This design comes from an exercise in tuning for small area, a short achievable clock period and few clock cycles per item on the open sky130 flow, not from production work. The RTL was checked by simulation tests, not by an equivalence proof against the original design. The series may have gaps, and a smaller design here may also do less where the tests do not look.

**design.v**
```verilog
module mult18;
endmodule
module karatsuba34;
endmodule
module karatsuba64 (
    input  logic         clk,
    input  logic         rst,
    input  logic         start,
    input  logic [63:0]  A,
    input  logic [63:0]  B,
    output logic [127:0] P,
    output logic         valid_out
);
    always_ff @(posedge clk) P <= A * B;
    always_ff @(posedge clk or posedge rst)
        if (rst) valid_out <= 1'b0;
        else     valid_out <= start;
endmodule
```
**run.sh**
```bash
#!/bin/bash
# synth_recipe.tcl (not shown) runs the flow's synth.tcl, then flattens the netlist and writes it again
# the make line also repeats each setting of config.mk as NAME=value (left out here)
make -C /OpenROAD-flow-scripts/flow DESIGN_CONFIG=/design/flow/config.mk WORK_HOME=/design/flow/orfs CLKGATE_MAP_FILE= SYNTH_SCRIPT=/design/flow/synth_recipe.tcl finish
```
**config.mk**
```make
export PLATFORM = sky130hd
export DESIGN_NAME = karatsuba64
export DESIGN_NICKNAME = karatsuba64
export VERILOG_FILES = /design/flow/design.v
export SDC_FILE = /design/flow/constraint.sdc
export NUM_CORES = 4
export LEC_CHECK = 0
export CAP_MARGIN = 20
export CORE_MARGIN = 2
export CORE_UTILIZATION = 40
export SLEW_MARGIN = 20
```
**constraint.sdc**
```tcl
create_clock -name core_clock -period 14.0 [get_ports {clk}]
set_input_delay 2.8000 -clock core_clock [delete_from_list [all_inputs] [get_ports {clk}]]
set_output_delay 2.8000 -clock core_clock [all_outputs]
set_load 0.01 [all_outputs]
```
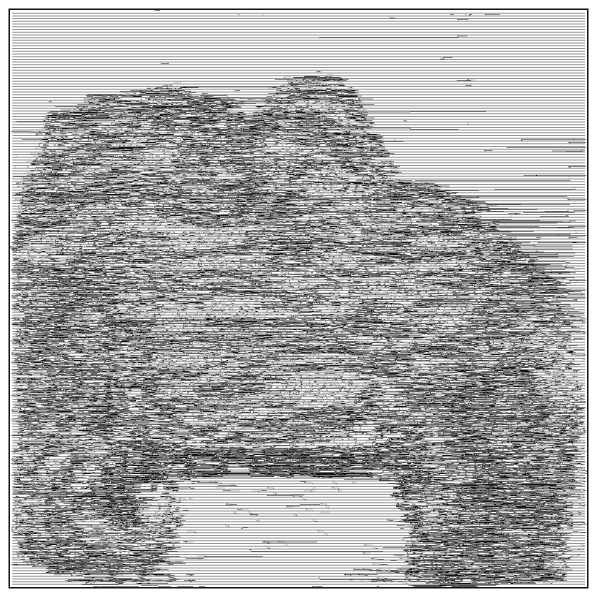
run_1/m1.png
(1 px per um) Supply wires on this layer in grey.
The wires run mostly horizontal. The layer carries 159 mm of wire. The layer holds 37% of the routed length.
Detailed Route WL: 431 mm
via count: 94800
GR Util met1: 32.2%

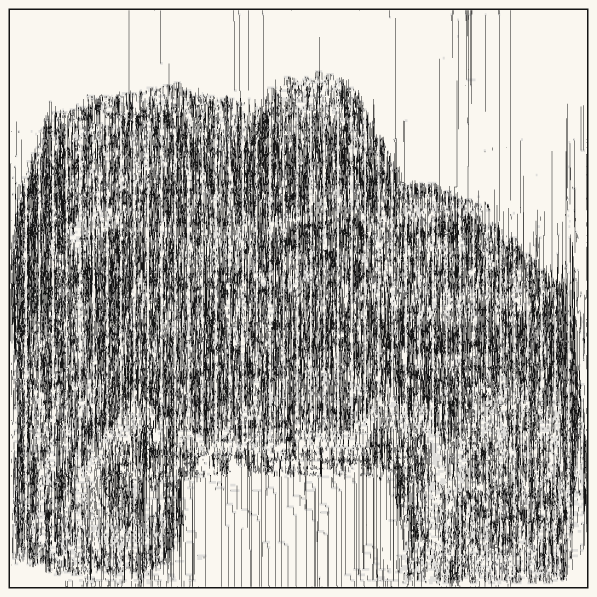
run_1/m2.png
(1 px per um)
The wires run mostly vertical. 16183 nets have wire on it.

==> flow_metrics.tcl, run 1 <==
set metrics [dict create \
    h-tree-depth 4 \
    die_area_um2 333000 \
    grt_pass1_wl_mm 660 \
    synth_most_common_cell "fa_1" \
    grt_max_degree 65 \
    synth_cells 14400 \
    holdWs_ps 2410 \
    initial_core_util_pct 40.2 \
    run_status "timing/DRC/antenna clean" \
    seq_cells 129 \
    largest_cell_class "multi-input combinational cells" \
    period_share_pct 92.0 \
    place_area_um2 138000 \
    post_cts_buffers 0 \
    worstPathArrival_ps 13270 \
    final-setup-viol-count 0 \
    hp-class "input port to async pin" \
    maxCapViolations 0 \
    drt_iter0_markers 6396 \
    cts-root-buf "clkbuf_16" \
    synth_top_area_share_pct 58.5 \
    slew_headroom_pct 23.4 \
    synthTopCellsByArea "fa_1 58%, inv_1 10%, and2_1 9.2%" \
    worstMarginPinSlew_ps 1150 \
    synth_cell_types 73 \
    comb.multi_input.count 9688 \
    cp_slowest_cell "fa_1" \
    synth_common_cells "3837 x fa_1, 3564 x inv_1, 2320 x nand2_1, 1938 x and2_1, 952 x clkbuf_1" \
    taps 4346 \
    synthAdderAreaFrac_pct 64.7 \
    grt_pass1_vias 105000 \
    crit_path_end_kind "flop" \
    clockBufferDepth 3 \
    drv_slew 0 \
    pin_count 260 \
    inverters 3564 \
    synthToLayoutAreaGrowth_pct 5.25 \
    critPathRequiredTime_ps 14400 \
    synthXorXnorAreaFrac_pct 0.860 \
    cts_sinks 129 \
    hold_viol 0 \
    tns_ps 0 \
    layout.nets 18600 \
    n_clock_buffer 30 \
    placedCellCount 18300 \
    grt-ovfl-total 0 \
    cts_hold_buf 0 \
    ys_seq_area_share_pct 1.97 \
    cts_made_buffers 25 \
    grt_use_total_pct 26.7 \
]
Testbench counts for the RTL of run 1, summed over its fixed seeds: cycles 1,200, items 1,200.
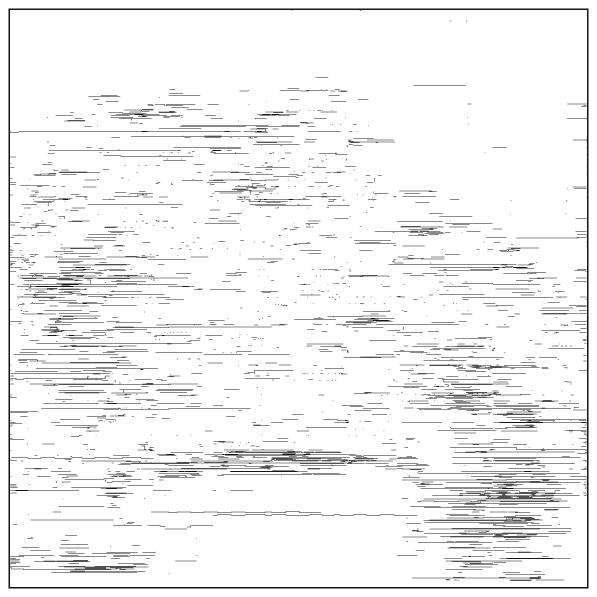
run_1/m3.png
(1 px per um)
The layer holds 7.3% of the routed length. The longest straight run is 206 um.
grt met3 use: 4.80%

## run 1: layout by cell type, fill, tap and decap left out, drive strengths merged, types with 5 or more instances in the layout
cell type,count
a221o,5
nand2,2320
o31ai,9
nand2b,7
nor3,35
fa,3837
nor2b,10
clkdlybuf4s50,131
nand4,65
a21o,37
a221oi,6
xor2,43
a31oi,22
a211oi,10
clkbuf,30
o21a,15
o211ai,5
a21oi,209
a21boi,11
and2,1938
o221ai,5
nor2,99
dfxtp,128
buf,425
nand3,24
o21bai,49
xnor2,86
o41ai,6
or3,8
inv,3564
ha,654
o21ai,109
and3,8
diode,13
nor4,11
## run 1: critical path, delay by kind of cell
family / cells / cell delay (ps)
buf+inv: 7 / 1400
xor+xnor: 1 / 140
compound gates: 5 / 1290
simple gates: 5 / 1830
fa+ha+maj: 11 / 5730
## run 1: metal layers
metal / up-vias / share of wire (%) / global-route usage [%]
met5: - / 0.011 / 0
met4: 8 / 6.6 / 14.5
met3: 967 / 7.3 / 4.80
met2: 3773 / 49 / 45.4
met1: 50600 / 37 / 32.2
li1: 39400 / - / -
## run 1: state kept, by name, summed over array words and instances, names as in the netlist
signal and flops:
P 128, valid_out 1
run_1/m4.png
(1 px per um) Supply wires on this layer in grey.
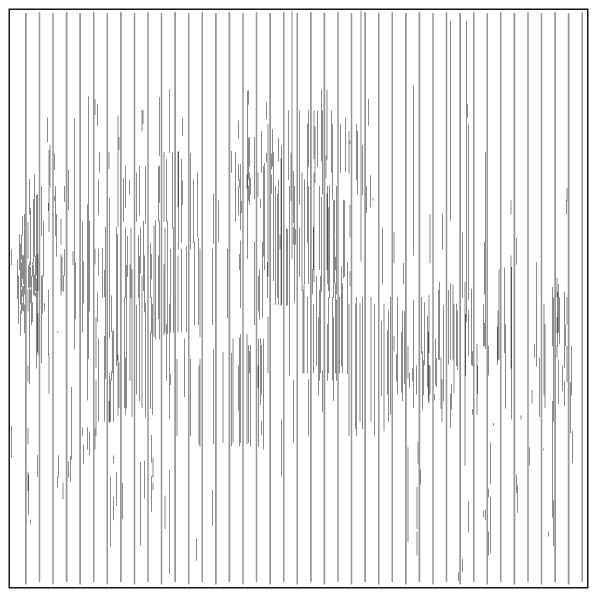

--- run 2: outline of the changes from run 1 ---
design.v: 18 -> 13484 lines; modules unchanged: 0
  karatsuba64: edited, 14 -> 13456 lines
  k64_fa: new, 4 lines
  k64_ha: new, 4 lines
  k64_benc: new, 5 lines
  k64_bsel: new, 7 lines
  k64_pfx_n: new, 4 lines
  k64_pfx_p: new, 4 lines
  removed: mult18, karatsuba34
==> module k64_benc as of run 2 <==
module k64_benc (input logic b2, b1, b0, output logic one, two, neg);
    assign one = b1 ^ b0;
    assign two = (b2 & ~b1 & ~b0) | (~b2 & b1 & b0);
    assign neg = b2;
endmodule
==> module k64_fa as of run 2 <==
module k64_fa (input logic a, b, c, output logic s, co);
    assign s  = a ^ b ^ c;
    assign co = (a & b) | (a & c) | (b & c);
endmodule
==> module k64_bsel as of run 2 <==
module k64_bsel #(parameter W = 4) (
    input  logic         one, two, neg,
    input  logic [W:0]   a,
    output logic [W-1:0] p
);
    assign p = (({W{one}} & a[W:1]) | ({W{two}} & a[W-1:0])) ^ {W{neg}};
endmodule
==> module k64_pfx_p as of run 2 <==
module k64_pfx_p (input logic gn1, pn1, gn0, pn0, output logic g, p);
    assign g = ~(gn1 & (pn1 | gn0));
    assign p = ~(pn1 | pn0);
endmodule
==> module k64_pfx_n as of run 2 <==
module k64_pfx_n (input logic g1, p1, g0, p0, output logic gn, pn);
    assign gn = ~(g1 | (p1 & g0));
    assign pn = ~(p1 & p0);
endmodule
==> module k64_ha as of run 2 <==
module k64_ha (input logic a, b, output logic s, co);
    assign s  = a ^ b;
    assign co = a & b;
endmodule
==> flow/run.sh (new file) <==
#!/bin/bash
# The standard layout (standard.sh), with the port buffers made from
# buf_2 cells instead of the flow's default pick (a slow delay buffer).
set -euo pipefail
bash standard.sh "BUFFER_PORTS_ARGS=-buffer_cell sky130_fd_sc_hd__buf_2" finish > standard.log 2>&1
==> standard.sh (new file) <==
#!/bin/bash
# synth_recipe.tcl (not shown) runs the flow's synth.tcl, then flattens the netlist and writes it again
# the make line also repeats each setting of config.mk as NAME=value (left out here)
make -C /OpenROAD-flow-scripts/flow DESIGN_CONFIG=/design/flow/config.mk WORK_HOME=/design/flow/orfs CLKGATE_MAP_FILE= SYNTH_SCRIPT=/design/flow/synth_recipe.tcl "${@:-finish}"
--- a/config.mk
+++ b/config.mk
@@ -10,2 +10,4 @@
 export CORE_UTILIZATION = 40
 export SLEW_MARGIN = 20
+export SYNTH_HIERARCHICAL = 1
+export SYNTH_MINIMUM_KEEP_SIZE = 0
removed: run.sh
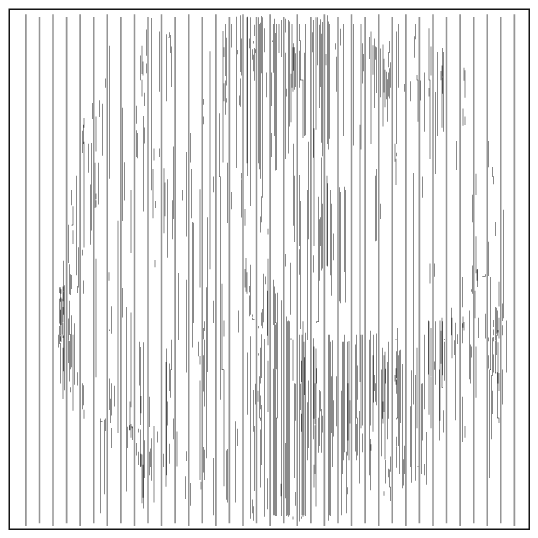
run_2/m4.png
(1 px per um) Supply wires on this layer in grey.
The layer holds 6.1% of the routed length. 403 nets have wire on it.

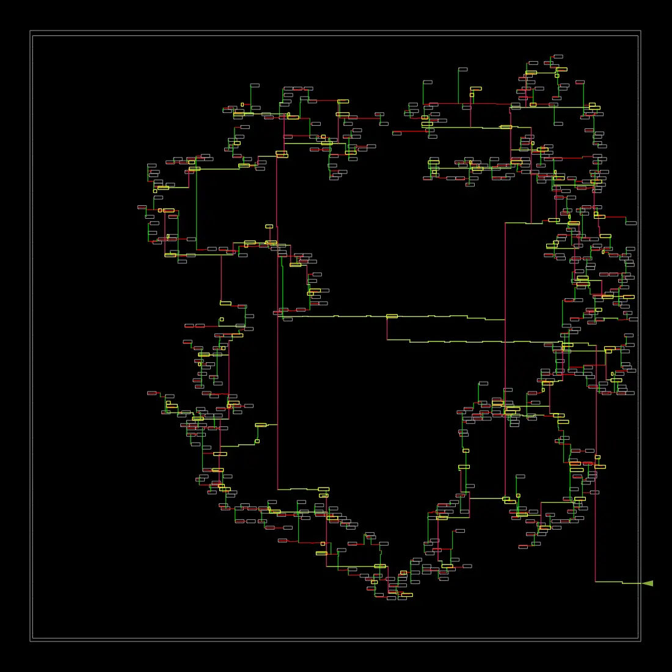
run_2/clock_nets.png
Num CTS Buffers: 67
Seq cells: 500

==> run 2 against run 1 <==
Worst setup slack gained 4500 ps. Sequential share of layout area increased by 7.0 points. First-iteration DRC count up 100%. Via count is 7.7% lower. Critical path depth fell by 18. Count of clock-buffer cells in the layout increased by 59. Die area shrank 19%. Critical path type is now flop to primary output. Critical endpoint is now P[58]. Largest cell class unchanged. Highest routed layer unchanged.
==> flow_metrics.tcl, run 2 <==
set metrics [dict create \
    gp_congestion 1.01 \
    rsz0062_at_grt "false" \
    grt_use_total_pct 35.6 \
    layout_common_cells "2164 x xnor2_1, 2048 x a22oi_1, 1984 x fa_1" \
    hp-class "input port to async pin" \
    drt_iter0_markers 12800 \
    start_kind "flop" \
    grt_pass1_vias 90400 \
    tns_ps 0 \
    port_buffers 259 \
    fin_crit_ps 8340 \
    largest_reg_flops 499 \
    final_common_cell "xnor2_1" \
    crit_fanout 4 \
    netlist_area_um2 106000 \
    worstPathArrival_ps 5540 \
    grt-ovfl-total 0 \
    run_status "timing/DRC/antenna clean" \
    final-setup-viol-count 0 \
    dr.pass1.iters 9 \
    antenna_found_initial 16 \
    route.detailed.drc 0 \
    grt_pass1_wl_mm 693 \
    synthToLayoutAreaGrowth_pct 6.27 \
    die_x_um 518 \
    critPathTopFamily "adder cells" \
    place_hpwl_mm 374 \
    period_share_pct 59.6 \
    core_area_um2 263000 \
    cts_sinks 500 \
    cp_slowest_cell "xor2_1" \
    worstSetupPathType "flop to primary output" \
    avgRoutedWirePerCell_um 36.6 \
    clkTransAtPathRegs_ps 60 \
    slew_headroom_pct 17.0 \
    fillers 25100 \
    critPathRequiredTime_ps 11200 \
    num_rows 188 \
    ctsResizeCount 0 \
    hold_viol 0 \
    synth_cells 9808 \
    drive_above_1_share_pct 16.4 \
    worstSetupStartpoint "st[23]" \
    h-tree-depth 3 \
    initial_core_util_pct 40.3 \
    viasPerCell 6.57 \
    synth_area_per_cell_um2 10.8 \
    drtAntennaViolNets 0 \
    cts_hold_buf 0 \
    crit_buf_inv 1 \
    crit_path_cell_trace "fa_1 > fa_1 > ha_1 > nand2_1 > nor2_1 > nand2_1 > o21ai_2 > a21oi_2 > o21ai_2 > xor2_1 > buf_2" \
    die_area_um2 269000 \
    fp.dieH_um 518 \
    max_freq_mhz 120 \
    top_register "st" \
    yosys_warnings 7 \
    worstMarginPinSlew_ps 1240 \
    post_cts_buffers 0 \
    cts_tree "yes" \
    drv_slew 0 \
    maxCapViolations 0 \
    layout.nets 12100 \
    cts-root-buf "clkbuf_16" \
    pin_count 260 \
    clockBufferDepth 3 \
    reg_top3 "st x499, valid_out x1" \
    grt_max_degree 90 \
    crit_path_end_kind "primary output" \
    slowest_delay_ps 870 \
]
Testbench counts for the RTL of run 2, summed over its fixed seeds: cycles 1,200, items 1,200.
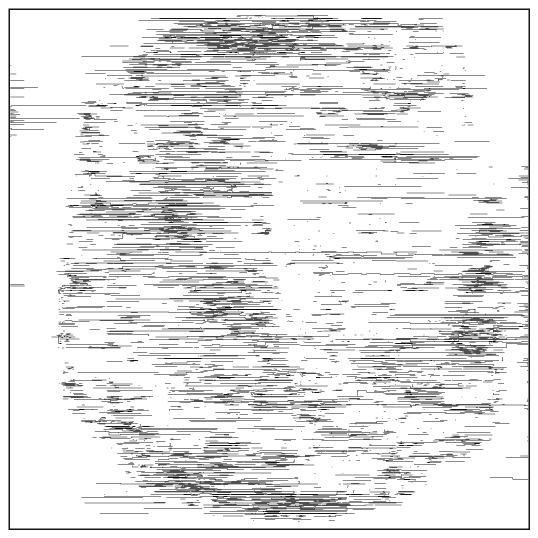
run_2/m3.png
(1 px per um)
The layer carries 61.7 mm of wire. The wires run mostly horizontal. 1754 nets have wire on it.
grt met3 use: 11.4%
Detailed Route WL: 488 mm
via count: 87500

==> run 2: area by class of cell <==
cell class              count  area (um^2)  area share, %
multi-input cells        8576        92000           81.8
flip-flops and latches    500        10000           8.90
well taps                3515         4400           3.91
repair buffers            530         3500           3.11
clock buffers              89         1920           1.71
clock inverters            30          373          0.331
inverters                  65          244          0.217
diodes                      8         20.0         0.0178
==> run 2: final timing paths <==
kind	to	slack (ps)	cells after the start
worst max-delay path	P[58]	5660	11
worst min-delay path	valid_out	1920	2
max in group asynchronous	valid_out	11990	2
min in group core_clock	valid_out	2200	1
==> run 2: through the flow <==
step	std cells	instance area [um^2]	setup WS [ps]	util [%]	hold WS, ps
6_report	13300	113000	5660	42.8	1920
5_1_grt	13300	112000	5650	42.8	1920
4_1_cts	13300	112000	5740	42.8	1870
3_5_place_dp	13200	110000	5300	41.9	2640
3_3_place_gp	13200	110000	5220	41.8	2630
2_1_floorplan	9916	106000	7300	-	2530
==> run 2: layer usage <==
metal	global-route usage, %	vias to the layer above	share of wire, %
met4	17.9	16	6.1
met1	46.8	45600	39
li1	-	33900	-
met5	0	-	0.021
met2	52.3	6761	43
met3	11.4	1206	13

==> afterwards: timing with drivers on the ports <==
No port has a modelled driver above. Below, the same layouts with a new extraction and two added sets of constraints.
Step 1 assumes that a clkbuf_16 drives the clock port and a buf_2 every other input.
Step 2 also shifts input and output timing later by t, the mid clock arrival at the registers, as if the neighbouring blocks saw the same clock.
a / b / c = ideal / step 1 / step 2; a / b = the first two.
run | t, ns | setup WS [ns] | latest minus earliest clock arrival (ns) | worst register clock-pin slew, ns | worst data-port slew with drivers (ns)
run 1 | 0.597 | 1.126 / 1.168 / 0.571 | 0.030 / 0.031 | 0.08 / 0.08 | 0.23
run 2 | 0.826 | 5.660 / 5.555 / 5.077 | 0.042 / 0.042 | 0.07 / 0.07 | 0.26
After both steps setup and hold are still met in every run listed. The setup slack of run 2, which loses most, moves by -0.105 ns with the drivers and by -0.583 ns with both steps.
